This design comes from an exercise in tuning for a short achievable clock period and few clock cycles on the open sky130 flow, not from production work.
Function was checked by simulation only, so behaviour that the tests miss may differ from the original.
Some runs may be left out. An edit can pass the tests and still lose a function that they never use.
No activity file was given, so power comes from the tool's default toggle rates.

==> run.sh <==
#!/bin/bash
# synth_recipe.tcl (not shown) runs the flow's synth.tcl, then flattens the netlist and writes it again
# the make line also repeats each setting of config.mk as NAME=value (left out here)
make -C /OpenROAD-flow-scripts/flow DESIGN_CONFIG=/design/flow/config.mk WORK_HOME=/design/flow/orfs CLKGATE_MAP_FILE= SYNTH_SCRIPT=/design/flow/synth_recipe.tcl finish
==> config.mk <==
export PLATFORM = sky130hd
export DESIGN_NAME = sccpu
export DESIGN_NICKNAME = sccpu
export VERILOG_FILES = /design/flow/design.v
export SDC_FILE = /design/flow/constraint.sdc
export NUM_CORES = 8
export LEC_CHECK = 0
export CAP_MARGIN = 20
export CORE_MARGIN = 2
export CORE_UTILIZATION = 30
export SLEW_MARGIN = 20
==> constraint.sdc <==
create_clock -name core_clock -period 18.0 [get_ports {clk}]
set_input_delay 3.6000 -clock core_clock [delete_from_list [all_inputs] [get_ports {clk}]]
set_output_delay 3.6000 -clock core_clock [all_outputs]
set_load 0.01 [all_outputs]
==> design.v <==
module sccpu( clk, rst, instr, readdata, PC, MemWrite, aluout, writedata, reg_sel, reg_data, STOREwhb);
    input         clk;        
    input         rst;        
    input  [31:0] instr;      
    input  [31:0] readdata;   
    output [31:0] PC;         
    output        MemWrite;   
    output [31:0] aluout;     
    output [31:0] writedata;  
    input  [4:0]  reg_sel;    
    output [31:0] reg_data;   
    output [1:0]  STOREwhb;   
    integer i;
    reg  [31:0] pc_f;                  
    reg  [31:0] ir, pc_d;              
    reg         v_d;
    reg  [31:0] res_m, wd_m;           
    reg  [4:0]  dst_m;
    reg         rw_m, ld_m, mw_m;
    reg  [1:0]  whb_m;
    reg  [2:0]  ldt_m;
    reg  [31:0] res_w, rd_w;           
    reg  [4:0]  dst_w;
    reg         rw_w, ld_w;
    reg  [2:0]  ldt_w;
    reg  [1:0]  alo_w;
    reg  [31:0] rdbg;                  
    reg  [31:0] rf [1:31];
    reg  [15:0] btb_v, btb_ret;
    reg  [5:0]  btb_tag [0:15];
    reg  [29:0] btb_tgt [0:15];
    reg  [1:0]  btb_ctr [0:15];
    reg  [29:0] ras [0:3];
    reg  [1:0]  ras_ptr;
    assign PC        = pc_f;
    assign aluout    = res_m;
    assign writedata = wd_m;
    assign MemWrite  = mw_m;
    assign STOREwhb  = whb_m;
    assign reg_data  = rdbg;
    wire [3:0]  fidx  = pc_f[5:2];
    wire        fhit  = btb_v[fidx] & (btb_tag[fidx] == pc_f[11:6]);
    wire        ftake = fhit & btb_ctr[fidx][1];
    wire [29:0] ras_top = ras[ras_ptr - 2'd1];
    wire [29:0] ftgt  = btb_ret[fidx] ? ras_top : btb_tgt[fidx];
    wire [31:0] pc_f4 = pc_f + 32'd4;
    wire [31:0] pred_next = ftake ? {ftgt, 2'b00} : pc_f4;
    wire [5:0]  op = ir[31:26];
    wire [5:0]  fn = ir[5:0];
    wire [4:0]  rs = ir[25:21];
    wire [4:0]  rt = ir[20:16];
    wire [4:0]  rd = ir[15:11];
    wire [4:0]  sa = ir[10:6];
    wire [15:0] imm = ir[15:0];
    wire rtype  = (op == 6'b000000);
    wire d_jr   = rtype & (fn == 6'b001000);
    wire d_jalr = rtype & (fn == 6'b001001);
    wire d_shf  = rtype & (fn[5:3] == 3'b000);      
    wire d_shi  = d_shf & ~fn[2];                    
    wire d_ar   = rtype & fn[5];                     
    wire d_j    = (op == 6'b000010);
    wire d_jal  = (op == 6'b000011);
    wire d_beq  = (op == 6'b000100);
    wire d_bne  = (op == 6'b000101);
    wire d_addi = (op == 6'b001000);
    wire d_slti = (op == 6'b001010);
    wire d_andi = (op == 6'b001100);
    wire d_ori  = (op == 6'b001101);
    wire d_lui  = (op == 6'b001111);
    wire d_load = op[5] & ~op[3];
    wire d_st   = op[5] &  op[3];
    wire d_br   = d_beq | d_bne;
    wire d_jmp  = d_j | d_jal;
    wire d_jrx  = d_jr | d_jalr;
    wire uses_rs = ~(d_jmp | d_lui | d_shi);
    wire uses_rt = rtype | d_br | d_st;
    wire wr_en   = (rtype & ~d_jr) | d_jal | d_addi | d_slti | d_andi | d_ori | d_lui | d_load;
    wire [4:0] dst = rtype ? rd : (d_jal ? 5'd31 : rt);
    wire rw_d    = wr_en & (dst != 5'd0);
    reg  [31:0] ld_val;
    always @(*) begin
        case (ldt_w)
            3'b000: ld_val = {{24{rd_w[8*alo_w+7]}}, rd_w[8*alo_w +: 8]};            
            3'b100: ld_val = {24'b0, rd_w[8*alo_w +: 8]};                           
            3'b001: ld_val = {{16{rd_w[16*alo_w[1]+15]}}, rd_w[16*alo_w[1] +: 16]};  
            3'b101: ld_val = {16'b0, rd_w[16*alo_w[1] +: 16]};                      
            default: ld_val = rd_w;                                                 
        endcase
    end
    wire [31:0] result_w = ld_w ? ld_val : res_w;
    wire [31:0] rf_a = (rs == 5'd0) ? 32'd0 : rf[rs];
    wire [31:0] rf_b = (rt == 5'd0) ? 32'd0 : rf[rt];
    wire fa_m = rw_m & ~ld_m & (dst_m == rs);
    wire fb_m = rw_m & ~ld_m & (dst_m == rt);
    wire fa_w = rw_w & (dst_w == rs);
    wire fb_w = rw_w & (dst_w == rt);
    wire [31:0] fa = fa_m ? res_m : fa_w ? result_w : rf_a;
    wire [31:0] fb = fb_m ? res_m : fb_w ? result_w : rf_b;
    wire stall = v_d & ld_m & ((uses_rs & (rs == dst_m)) | (uses_rt & (rt == dst_m)));
    wire        zx    = d_andi | d_ori;
    wire [31:0] immx  = {{16{imm[15] & ~zx}}, imm};
    wire        use_i = ~rtype & ~d_br;
    wire [31:0] bv    = use_i ? immx : fb;
    wire        is_sub = (d_ar & (fn[1] | fn[3])) | d_slti;    
    wire [32:0] sum    = {1'b0, fa} + {1'b0, is_sub ? ~bv : bv} + {32'd0, is_sub};
    wire        lt_s   = (fa[31] ^ bv[31]) ? fa[31] : sum[31];
    wire        lt_u   = ~sum[32];
    wire        lt     = (d_ar & fn[0]) ? lt_u : lt_s;
    reg  [31:0] lg;
    always @(*) begin
        case (rtype ? fn[1:0] : {1'b0, d_ori})
            2'b00: lg = fa & bv;
            2'b01: lg = fa | bv;
            2'b10: lg = fa ^ bv;
            default: lg = ~(fa | bv);
        endcase
    end
    wire [4:0]  shamt = fn[2] ? fa[4:0] : sa;
    wire [31:0] shl   = fb << shamt;
    wire [63:0] shr   = {{32{fn[0] & fb[31]}}, fb} >> shamt;
    wire [31:0] pc_d4 = pc_d + 32'd4;
    wire sel_add = (d_ar & ~fn[3] & ~fn[2]) | d_addi | d_load | d_st;
    wire sel_slt = (d_ar & fn[3]) | d_slti;
    wire sel_lg  = (d_ar & ~fn[3] & fn[2]) | d_andi | d_ori;
    wire sel_shl = d_shf & ~fn[1];
    wire sel_shr = d_shf & fn[1];
    wire sel_lui = d_lui;
    wire sel_lnk = d_jal | d_jalr;
    wire [31:0] res = ({32{sel_add}} & sum[31:0])
                    | ({32{sel_slt}} & {31'd0, lt})
                    | ({32{sel_lg }} & lg)
                    | ({32{sel_shl}} & shl)
                    | ({32{sel_shr}} & shr[31:0])
                    | ({32{sel_lui}} & {imm, 16'd0})
                    | ({32{sel_lnk}} & pc_d4);
    wire [31:0] br_tgt = pc_d4 + {{14{imm[15]}}, imm, 2'b00};
    wire [31:0] j_tgt  = {pc_d4[31:28], ir[25:0], 2'b00};
    wire        eq     = (fa == fb);
    wire        taken  = (d_beq & eq) | (d_bne & ~eq);
    wire [31:0] nxt    = d_jrx ? fa : d_jmp ? j_tgt : taken ? br_tgt : pc_d4;
    wire        ok_seq = (pc_f == pc_d4);
    wire        ok_br  = (pc_f == br_tgt);
    wire        ok_j   = (pc_f == j_tgt);
    wire        ok_jr  = (pc_f == fa);
    wire        ok     = d_jrx ? ok_jr : d_jmp ? ok_j : taken ? ok_br : ok_seq;
    wire        go     = v_d & ~stall;
    wire        mispred = go & ~ok;
    wire [3:0]  didx = pc_d[5:2];
    wire        dhit = btb_v[didx] & (btb_tag[didx] == pc_d[11:6]);
    wire [1:0]  dctr = btb_ctr[didx];
    wire        upd  = go & ((d_br & (taken | dhit)) | d_jmp | d_jrx);
    wire [1:0]  nctr = ~d_br ? 2'b11 :
                       ~dhit ? 2'b10 :
                       taken ? ((dctr == 2'b11) ? 2'b11 : dctr + 2'd1)
                             : ((dctr == 2'b00) ? 2'b00 : dctr - 2'd1);
    wire [29:0] ntgt = d_jrx ? fa[31:2] : d_jmp ? j_tgt[31:2] : br_tgt[31:2];
    wire        nret = d_jr & (rs == 5'd31);
    wire        push = go & (d_jal | d_jalr);
    wire        pop  = go & nret;
    always @(posedge clk or posedge rst) begin
        if (rst) begin
            pc_f  <= 32'd0;
            v_d   <= 1'b0;
            rw_m  <= 1'b0;
            ld_m  <= 1'b0;
            mw_m  <= 1'b0;
            rw_w  <= 1'b0;
            ld_w  <= 1'b0;
        end else begin
            if (mispred) begin
                pc_f <= nxt;
                v_d  <= 1'b0;
            end else if (!stall) begin
                pc_f <= pred_next;
                v_d  <= 1'b1;
            end
            rw_m <= go & rw_d;
            ld_m <= go & rw_d & d_load;
            mw_m <= go & d_st;
            rw_w <= rw_m;
            ld_w <= ld_m;
        end
    end
    always @(posedge clk) begin
        if (!stall) begin
            ir   <= instr;
            pc_d <= pc_f;
        end
        res_m <= res;
        wd_m  <= fb;
        dst_m <= dst;
        whb_m <= {op[2:0] == 3'b000, op[2:0] == 3'b001};    
        ldt_m <= op[2:0];
        res_w <= res_m;
        rd_w  <= readdata;
        dst_w <= dst_m;
        ldt_w <= ldt_m;
        alo_w <= res_m[1:0];
        rdbg  <= (reg_sel == 5'd0) ? 32'd0 : rf[reg_sel];
    end
    always @(posedge clk or posedge rst) begin
        if (rst) begin
            for (i = 1; i < 32; i = i + 1)
                rf[i] <= 32'd0;
        end else if (rw_w) begin
            rf[dst_w] <= result_w;
        end
    end
    always @(posedge clk or posedge rst) begin
        if (rst) begin
            btb_v   <= 16'd0;
            btb_ret <= 16'd0;
            for (i = 0; i < 16; i = i + 1) begin
                btb_ctr[i] <= 2'b00;
                btb_tag[i] <= 6'd0;
                btb_tgt[i] <= 30'd0;
            end
        end else if (upd) begin
            btb_v[didx]   <= 1'b1;
            btb_ret[didx] <= nret;
            btb_ctr[didx] <= nctr;
            btb_tag[didx] <= pc_d[11:6];
            btb_tgt[didx] <= ntgt;
        end
    end
    always @(posedge clk or posedge rst) begin
        if (rst) begin
            ras_ptr <= 2'd0;
            for (i = 0; i < 4; i = i + 1)
                ras[i] <= 30'd0;
        end else if (push) begin
            ras[ras_ptr] <= pc_d4[31:2];
            ras_ptr <= ras_ptr + 2'd1;
        end else if (pop) begin
            ras_ptr <= ras_ptr - 2'd1;
        end
    end
endmodule
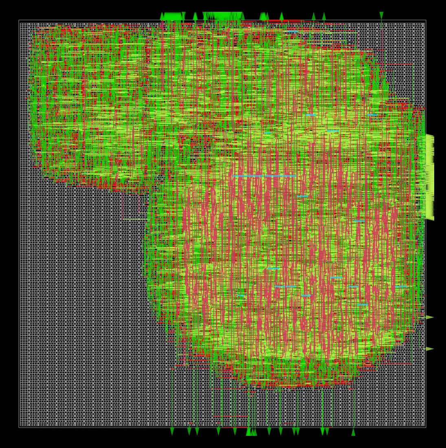
run_1/routing.png
wire length on met3: 101 mm
via count: 118000
Total Wirelength: 674 mm

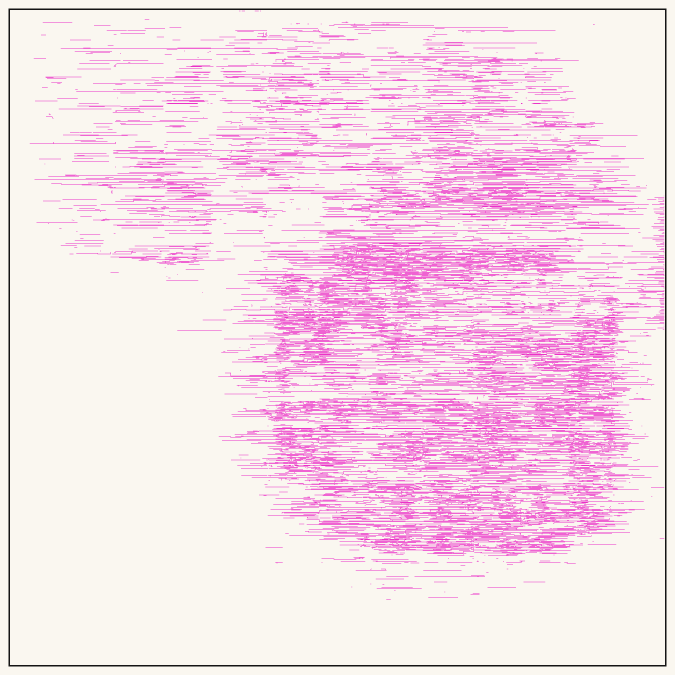
run_1/layer_met3.png
nets with wire on the layer: 2263
main direction: horizontal
share of all routed wire: 15%
wire length on this layer: 101 mm
longest straight run: 266 µm

==> flow_metrics.tcl, run 1 <==
set metrics [dict create \
    status "timing/DRC/antenna clean" \
    setup_violations 0 \
    synth_top_family_by_area "compound AO/OA/AOI/OAI gates" \
    postCtsHoldBufs 0 \
    finish.instance_area_mm2 0.128 \
    fmax_mhz 98.1 \
    synth.yosys.seq_area_share_pct 45.1 \
    final_layout_size_suffix_gt1_share_pct 11.3 \
    fin_ws_ns 7.81 \
    peakVddDrop_mv 0.0986 \
    hpwl_mm 443 \
    final-clk-cell-share_pct 6.17 \
    numSequentialCells 2034 \
    multi_input_cells 9302 \
    pg_clk_w 0.00502 \
    critPathTopFamily "simple AND/OR/NAND/NOR gates" \
    ios 202 \
    pwr-share-comb_pct 29.4 \
    htree_levels 4 \
    place.gp.congestion 1.11 \
    relSlewSlack_pct 1.66 \
    hold_path.class "reg -> reg" \
    seqPwrFrac_pct 39.9 \
    multiInputGateArea_mm2 0.0576 \
    maxCapViolCount 0 \
    netlist_area_mm2 0.112 \
    final_util_pct 34.7 \
    regMostFlops "rf" \
    rows 223 \
    power_w 0.0163 \
    reg_top3 "rf: 992 flops, btb_tgt: 480 flops, ras: 120 flops" \
    cpPeakStageDelay_ns 1.03 \
    use_met2_pct 45.9 \
    synth_area_leaders "dfrtp_1, o21ai_0, nand2_1" \
    drv_slew 0 \
    synthMuxAreaShare_pct 3.61 \
    p_int_w 0.00958 \
    tightestPinTransition_ns 1.47 \
    hold_violations 0 \
    drc 0 \
    hold_end "rw_w" \
    initial_utilization_pct 30.2 \
    buf_share_pct 4.17 \
    dpl.cell_count 17100 \
    port_buffers 201 \
    synth_compound_area_share_pct 24.3 \
    layout.cells.non_filler 17600 \
    routed-wl-met2_mm 258 \
    largest_register_ffs 992 \
    cp-start-kind "register" \
    grt_pass1_wl_mm 915 \
    place_area_mm2 0.120 \
    cp-endpoint "btb_tgt[12][7]" \
    nNetsFinal 12600 \
    dieWidth_um 614 \
    grtUsageMet3_pct 15.3 \
    synthToLayoutAreaGrowth_pct 15.0 \
    cellPowerDensity_mw_per_mm2 127 \
    critical_path.slowest_cell "a222oi_1" \
    antenna_found_initial 90 \
    path_cells "buf_4, nand2b_1, nor2_2, buf_4, a2111oi_0, nand3_1, or4_1, a222oi_1, xnor2_1, nand4_1, nor4_2, nand4_1, o211ai_2, nor2_1, nor2_1, and2_0, nand3_4, mux2_2" \
    synthDistinctLibCells 118 \
    grt_max_degree 166 \
    top_layer "met5" \
    comb_power_w 0.00480 \
    busiest_layer "met2" \
    cts-buffers-inserted 226 \
    p_clk_share_pct 30.7 \
]
Testbench counts for the RTL of run 1, summed over its fixed seeds: cycles 67,574.
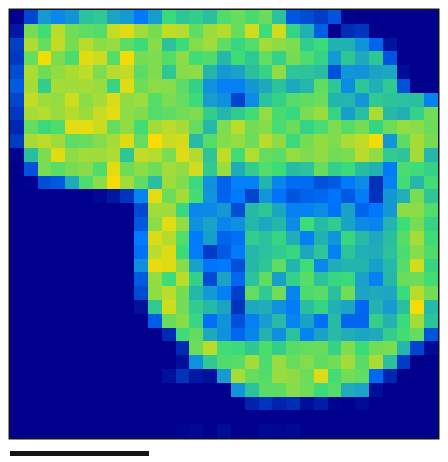
run_1/cell_density.png
Scale bar: 200 µm. 31 x 31 tiles, from dark blue (low) to red (high), 0 to 100% covered.
nearly empty tiles: 28%
emptiest ninth of the die: bottom left
mean over tiles: 32%

==> run 2: a larger rewrite; changed files in full <==
removed: run.sh
==> design.v <==
module sccpu( clk, rst, instr, readdata, PC, MemWrite, aluout, writedata, reg_sel, reg_data, STOREwhb);
    input         clk;        
    input         rst;        
    input  [31:0] instr;      
    input  [31:0] readdata;   
    output [31:0] PC;         
    output        MemWrite;   
    output [31:0] aluout;     
    output [31:0] writedata;  
    input  [4:0]  reg_sel;    
    output [31:0] reg_data;   
    output [1:0]  STOREwhb;   
    integer i;
    reg  [31:0] pc_f;                  
    reg  [31:0] ir;                    
    reg  [31:0] pc_d4;                 
    reg  [31:0] rs_oh, rt_oh;          
    reg  [9:0]  pc_dlo;                
    reg         v_d;
    reg  [31:0] res_m, wd_m;           
    reg  [4:0]  dst_m;
    reg         rw_m, ld_m, mw_m;
    reg  [1:0]  whb_m;
    reg  [2:0]  ldt_m;
    reg  [31:0] rdbg;                  
    reg  [31:0] rf   [1:31];
    reg  [15:0] btb_v;
    reg  [5:0]  btb_tag [0:15];
    reg  [9:0]  btb_tgt [0:15];
    reg  [1:0]  btb_ctr [0:15];
    reg  [9:0]  ras [0:3];
    reg  [1:0]  ras_ptr;
    reg         u_en;
    reg  [3:0]  u_idx;
    reg  [5:0]  u_tag;
    reg  [9:0]  u_tgt;
    reg  [1:0]  u_ctr;
    assign PC        = pc_f;
    assign aluout    = res_m;
    assign writedata = wd_m;
    assign MemWrite  = mw_m;
    assign STOREwhb  = whb_m;
    assign reg_data  = rdbg;
    function [32:0] add32;             
        input [31:0] a, b;
        input        cin;
        reg   [31:0] g, p, gg, pp;
        integer k, d;
        begin
            g = a & b;
            p = a ^ b;
            gg = g;
            pp = p;
            gg[0] = g[0] | (p[0] & cin);
            for (d = 1; d < 32; d = d * 2)
                for (k = 31; k >= d; k = k - 1) begin
                    gg[k] = gg[k] | (pp[k] & gg[k-d]);
                    pp[k] = pp[k] & pp[k-d];
                end
            add32 = {gg[31], p ^ {gg[30:0], cin}};
        end
    endfunction
    function [29:0] inc30;             
        input [29:0] a;
        reg   [29:0] pp;
        integer k, d;
        begin
            pp = a;
            for (d = 1; d < 30; d = d * 2)
                for (k = 29; k >= d; k = k - 1)
                    pp[k] = pp[k] & pp[k-d];
            inc30 = a ^ {pp[28:0], 1'b1};
        end
    endfunction
    function [31:0] onehot;
        input [4:0] r;
        integer k;
        begin
            for (k = 0; k < 32; k = k + 1)
                onehot[k] = (r == k);
        end
    endfunction
    wire [3:0]  fidx  = pc_f[5:2];
    wire        fhit  = btb_v[fidx] & (btb_tag[fidx] == pc_f[11:6]);
    wire        ftake = fhit & btb_ctr[fidx][1];
    wire [31:0] pc_f4 = {inc30(pc_f[31:2]), pc_f[1:0]};
    wire [31:0] pred_btb = ftake ? {pc_f[31:12], btb_tgt[fidx], 2'b00} : pc_f4;
    wire [31:0] pred_ras = {pc_f[31:12], ras[ras_ptr - 2'd1], 2'b00};
    wire [31:0] pred_j   = {pc_f4[31:28], instr[25:0], 2'b00};
    wire        in_j     = (instr[31:27] == 5'b00001);             
    wire        in_ret   = (instr == 32'h03e00008);                
    wire [5:0]  op = ir[31:26];
    wire [5:0]  fn = ir[5:0];
    wire [4:0]  rs = ir[25:21];
    wire [4:0]  rt = ir[20:16];
    wire [4:0]  rd = ir[15:11];
    wire [4:0]  sa = ir[10:6];
    wire [15:0] imm = ir[15:0];
    wire rtype  = (op == 6'b000000);
    wire d_jr   = rtype & (fn == 6'b001000);
    wire d_jalr = rtype & (fn == 6'b001001);
    wire d_shf  = rtype & (fn[5:3] == 3'b000);      
    wire d_shi  = d_shf & ~fn[2];                    
    wire d_ar   = rtype & fn[5];                     
    wire d_j    = (op == 6'b000010);
    wire d_jal  = (op == 6'b000011);
    wire d_beq  = (op == 6'b000100);
    wire d_bne  = (op == 6'b000101);
    wire d_addi = (op == 6'b001000);
    wire d_slti = (op == 6'b001010);
    wire d_andi = (op == 6'b001100);
    wire d_ori  = (op == 6'b001101);
    wire d_lui  = (op == 6'b001111);
    wire d_load = op[5] & ~op[3];
    wire d_st   = op[5] &  op[3];
    wire d_br   = d_beq | d_bne;
    wire d_jmp  = d_j | d_jal;
    wire d_jrx  = d_jr | d_jalr;
    wire uses_rs = ~(d_jmp | d_lui | d_shi);
    wire uses_rt = rtype | d_br | d_st;
    wire wr_en   = (rtype & ~d_jr) | d_jal | d_addi | d_slti | d_andi | d_ori | d_lui | d_load;
    wire [4:0] dst = rtype ? rd : (d_jal ? 5'd31 : rt);
    wire rw_d    = wr_en & (dst != 5'd0);
    wire fa_m = rw_m & ~ld_m & (dst_m == rs);
    wire fb_m = rw_m & ~ld_m & (dst_m == rt);
    reg  [31:0] fa, fb, rf_a, rf_b;
    always @(*) begin
        rf_a = 32'd0;
        rf_b = 32'd0;
        for (i = 1; i < 32; i = i + 1) begin
            rf_a = rf_a | ({32{rs_oh[i]}} & rf[i]);
            rf_b = rf_b | ({32{rt_oh[i]}} & rf[i]);
        end
        fa = fa_m ? res_m : rf_a;
        fb = fb_m ? res_m : rf_b;
    end
    wire stall = v_d & ld_m & ((uses_rs & (rs == dst_m)) | (uses_rt & (rt == dst_m)));
    wire        zx    = d_andi | d_ori;
    wire [31:0] immx  = {{16{imm[15] & ~zx}}, imm};
    wire        use_i = ~rtype & ~d_br;
    wire [31:0] bv    = use_i ? immx : fb;
    wire        is_sub = (d_ar & (fn[1] | fn[3])) | d_slti;    
    wire [32:0] sum    = add32(fa, is_sub ? ~bv : bv, is_sub);
    wire        lt_s   = (fa[31] ^ bv[31]) ? fa[31] : sum[31];
    wire        lt_u   = ~sum[32];
    wire        lt     = (d_ar & fn[0]) ? lt_u : lt_s;
    reg  [31:0] lg;
    always @(*) begin
        case (rtype ? fn[1:0] : {1'b0, d_ori})
            2'b00: lg = fa & bv;
            2'b01: lg = fa | bv;
            2'b10: lg = fa ^ bv;
            default: lg = ~(fa | bv);
        endcase
    end
    wire [4:0]  shamt = fn[2] ? fa[4:0] : sa;
    wire [31:0] shl   = fb << shamt;
    wire [63:0] shr   = {{32{fn[0] & fb[31]}}, fb} >> shamt;
    wire sel_add = (d_ar & ~fn[3] & ~fn[2]) | d_addi | d_load | d_st;
    wire sel_slt = (d_ar & fn[3]) | d_slti;
    wire sel_lg  = (d_ar & ~fn[3] & fn[2]) | d_andi | d_ori;
    wire sel_shl = d_shf & ~fn[1];
    wire sel_shr = d_shf & fn[1];
    wire sel_lui = d_lui;
    wire sel_lnk = d_jal | d_jalr;
    wire [31:0] res = ({32{sel_add}} & sum[31:0])
                    | ({32{sel_slt}} & {31'd0, lt})
                    | ({32{sel_lg }} & lg)
                    | ({32{sel_shl}} & shl)
                    | ({32{sel_shr}} & shr[31:0])
                    | ({32{sel_lui}} & {imm, 16'd0})
                    | ({32{sel_lnk}} & pc_d4);
    wire [32:0] bt_s   = add32({2'b00, pc_d4[31:2]}, {{16{imm[15]}}, imm}, 1'b0);
    wire [31:0] bt_d   = {bt_s[29:0], 2'b00};
    wire [31:0] j_tgt  = {pc_d4[31:28], ir[25:0], 2'b00};
    wire        eq_rr  = (rf_a == rf_b);
    wire        eq_mr  = (res_m == rf_b);
    wire        eq_rm  = (rf_a == res_m);
    wire        eq     = (fa_m & fb_m) | (fa_m & ~fb_m & eq_mr) | (~fa_m & fb_m & eq_rm) | (~fa_m & ~fb_m & eq_rr);
    wire        taken  = (d_beq & eq) | (d_bne & ~eq);
    wire [31:0] nxt    = d_jrx ? fa : d_jmp ? j_tgt : taken ? bt_d : pc_d4;
    wire        ok_seq = (pc_f == pc_d4);
    wire        ok_br  = (pc_f == bt_d);
    wire        ok_j   = (pc_f == j_tgt);
    wire        ok_jr  = (pc_f == fa);
    wire        ok_e   = d_beq ? ok_br : ok_seq;
    wire        ok_n   = d_beq ? ok_seq : ok_br;
    wire        ok_nb  = d_jrx ? ok_jr : d_jmp ? ok_j : ok_seq;
    wire        ok     = d_br ? (eq ? ok_e : ok_n) : ok_nb;
    wire        go     = v_d & ~stall;
    wire        mispred = go & ~ok;
    wire [3:0]  didx = pc_dlo[3:0];
    wire        dhit = btb_v[didx] & (btb_tag[didx] == pc_dlo[9:4]);
    wire [1:0]  dctr = btb_ctr[didx];
    wire        nret = d_jr & (rs == 5'd31);
    wire        upd  = go & ((d_br & (taken | dhit)) | (d_jrx & ~nret));
    wire [1:0]  nctr = ~d_br ? 2'b11 :
                       ~dhit ? 2'b10 :
                       taken ? ((dctr == 2'b11) ? 2'b11 : dctr + 2'd1)
                             : ((dctr == 2'b00) ? 2'b00 : dctr - 2'd1);
    wire [9:0]  ntgt = d_jrx ? fa[11:2] : bt_d[11:2];
    wire        push = go & (d_jal | d_jalr);
    wire        pop  = go & nret;
    wire        fgo    = ~mispred & ~stall;
    wire [31:0] pc_reg = mispred ? nxt : stall ? pc_f : pred_btb;
    wire [31:0] pc_nx  = (fgo & in_j) ? pred_j : (fgo & in_ret) ? pred_ras : pc_reg;
    reg  [31:0] ld_val;
    always @(*) begin
        case (ldt_m)
            3'b000: ld_val = {{24{readdata[8*res_m[1:0]+7]}}, readdata[8*res_m[1:0] +: 8]};    
            3'b100: ld_val = {24'b0, readdata[8*res_m[1:0] +: 8]};                             
            3'b001: ld_val = {{16{readdata[16*res_m[1]+15]}}, readdata[16*res_m[1] +: 16]};    
            3'b101: ld_val = {16'b0, readdata[16*res_m[1] +: 16]};                             
            default: ld_val = readdata;                                                        
        endcase
    end
    wire [31:0] wdata = ld_m ? ld_val : res_m;
    wire [31:0] sel_oh = onehot(reg_sel);
    reg  [31:0] dbg;
    always @(*) begin
        dbg = 32'd0;
        for (i = 1; i < 32; i = i + 1)
            dbg = dbg | ({32{sel_oh[i]}} & rf[i]);
    end
    always @(posedge clk or posedge rst) begin
        if (rst) begin
            pc_f  <= 32'd0;
            v_d   <= 1'b0;
            rw_m  <= 1'b0;
            ld_m  <= 1'b0;
            mw_m  <= 1'b0;
        end else begin
            pc_f <= pc_nx;
            if (mispred)
                v_d <= 1'b0;
            else if (!stall)
                v_d <= 1'b1;
            rw_m <= go & rw_d;
            ld_m <= go & rw_d & d_load;
            mw_m <= go & d_st;
        end
    end
    always @(posedge clk) begin
        if (!stall) begin
            ir     <= instr;
            pc_d4  <= pc_f4;
            rs_oh  <= onehot(instr[25:21]);
            rt_oh  <= onehot(instr[20:16]);
            pc_dlo <= pc_f[11:2];
        end
        res_m <= res;
        wd_m  <= fb;
        dst_m <= dst;
        whb_m <= {op[2:0] == 3'b000, op[2:0] == 3'b001};    
        ldt_m <= op[2:0];
        rdbg  <= dbg;
    end
    always @(posedge clk or posedge rst) begin
        if (rst) begin
            for (i = 1; i < 32; i = i + 1)
                rf[i] <= 32'd0;
        end else if (rw_m) begin
            rf[dst_m] <= wdata;
        end
    end
    always @(posedge clk or posedge rst) begin
        if (rst) begin
            btb_v <= 16'd0;
            u_en  <= 1'b0;
        end else begin
            u_en <= upd;
            if (u_en)
                btb_v[u_idx] <= 1'b1;
        end
    end
    always @(posedge clk) begin
        u_idx <= didx;
        u_tag <= pc_dlo[9:4];
        u_tgt <= ntgt;
        u_ctr <= nctr;
        if (u_en) begin
            btb_ctr[u_idx] <= u_ctr;
            btb_tag[u_idx] <= u_tag;
            btb_tgt[u_idx] <= u_tgt;
        end
    end
    always @(posedge clk or posedge rst) begin
        if (rst) begin
            ras_ptr <= 2'd0;
            for (i = 0; i < 4; i = i + 1)
                ras[i] <= 10'd0;
        end else if (push) begin
            ras[ras_ptr] <= pc_d4[11:2];
            ras_ptr <= ras_ptr + 2'd1;
        end else if (pop) begin
            ras_ptr <= ras_ptr - 2'd1;
        end
    end
endmodule
==> flow/run.sh <==
#!/bin/bash
# Standard ORFS flow via standard.sh: the standard synthesis, then
# floorplan to final layout with timing repair asked to leave extra setup
# slack, so that the resizer works on the design's real paths.
set -euo pipefail
MARGIN=$(cat flow/margin.txt)
bash standard.sh synth > synth.log 2>&1
bash standard.sh SETUP_SLACK_MARGIN=$MARGIN finish > layout.log 2>&1
==> flow/margin.txt <==
13.5
==> standard.sh <==
#!/bin/bash
# synth_recipe.tcl (not shown) runs the flow's synth.tcl, then flattens the netlist and writes it again
# the make line also repeats each setting of config.mk as NAME=value (left out here)
make -C /OpenROAD-flow-scripts/flow DESIGN_CONFIG=/design/flow/config.mk WORK_HOME=/design/flow/orfs CLKGATE_MAP_FILE= SYNTH_SCRIPT=/design/flow/synth_recipe.tcl "${@:-finish}"
==> config.mk <==
export PLATFORM = sky130hd
export DESIGN_NAME = sccpu
export DESIGN_NICKNAME = sccpu
export VERILOG_FILES = /design/flow/design.v
export SDC_FILE = /design/flow/constraint.sdc
export NUM_CORES = 8
export LEC_CHECK = 0
export CAP_MARGIN = 20
export CORE_MARGIN = 2
export CORE_UTILIZATION = 50
export SLEW_MARGIN = 20
==> run 2 against run 1 <==
- the flow now stops in global routing (5_1_grt)
- synthesized area is 19% lower
- synthesized cell count down 26%
==> flow_metrics.tcl, run 2 <==
set metrics [dict create \
    synth_compound_area_share_pct 25.1 \
    yosys_register_bits 1643 \
    lastStage "global routing (5_1_grt)" \
    synth_flop_cell "dfrtp_1" \
    use_met2_pct 81.2 \
    yosysMostFrequentCell "nand2_1" \
    synth_top_family_by_area "compound AO/OA/AOI/OAI gates" \
    clk_path_buf_depth 3 \
    grt_max_degree 90 \
    error "[ERROR GRT-0232] Routing congestion too high. Check the congestion heatmap in the GUI." \
    netlist_area_mm2 0.0902 \
    htree_levels 4 \
    rows 155 \
    hpwl_mm 304 \
    cts_resized 2971 \
    dpl.cell_count 11500 \
    cts_sinks 1643 \
    busiest_layer "met2" \
    synthDistinctLibCells 88 \
    synth.yosys.seq_area_share_pct 47.2 \
    postCtsSetupBuffers 546 \
    synth_area_leaders "dfrtp_1, edfxtp_1, a22oi_1" \
    synth-xor-area-share_pct 3.43 \
    dieWidth_um 429 \
    grtUsageMet3_pct 54.5 \
    postCtsHoldBufs 0 \
    synth_fa_ha_area_share_pct 1.94 \
    ios 202 \
    cts_root_buffer "clkbuf_16" \
    port_buffers 201 \
    place.gp.congestion 1.06 \
    grt_overflow 2 \
    status "stopped before the end" \
    async_reset_ff_share_pct 66.2 \
    place_area_mm2 0.0953 \
    synth_edf_count 424 \
    syn-mean-instance-area_um2 9.60 \
    synthTopCellsByCount "nand2_1, o21ai_0, dfrtp_1" \
    die_height_um 429 \
    synth_simple_gate_area_share_pct 13.0 \
    cts-buffers-inserted 178 \
    track_usage_pct 68.9 \
    yosysWarnings 3 \
    syn_nets 9604 \
    yosysTopAreaCellShare_pct 30.2 \
    initial_utilization_pct 50.4 \
    post-place-ws_ns 10.25 \
    syn_inst 9394 \
    synthMuxAreaShare_pct 5.10 \
    grtUsageMet1_pct 71.9 \
    yosys.area.top_type "dfrtp_1" \
]
Testbench counts for the RTL of run 2, summed over its fixed seeds: cycles 66,607.

-- static timing again, ports no longer ideal --
In the flow no input, the clock included, has a driving cell. The finished layout below was timed again as built, in two steps.
Step 1, drivers: a clkbuf_16 drives clk and a buf_2 each remaining input, both assumed.
Step 2 also shifts input and output timing later by t, the mid clock arrival at the registers, as if the neighbouring blocks saw the same clock.
Three values: ideal ports, drivers, drivers and shift; two values: the first two.
run: run 1
shift t [ns]: 1.064
slack for setup (ns): 7.810 / 7.810 / 7.810
worst slew at a driven data input, ns: 0.12
pins driven straight from the clock port: 1
After both steps setup and hold are still met in run 1. The setup slack of run 1 moves by 0.000 ns with the drivers and by 0.000 ns with both steps.
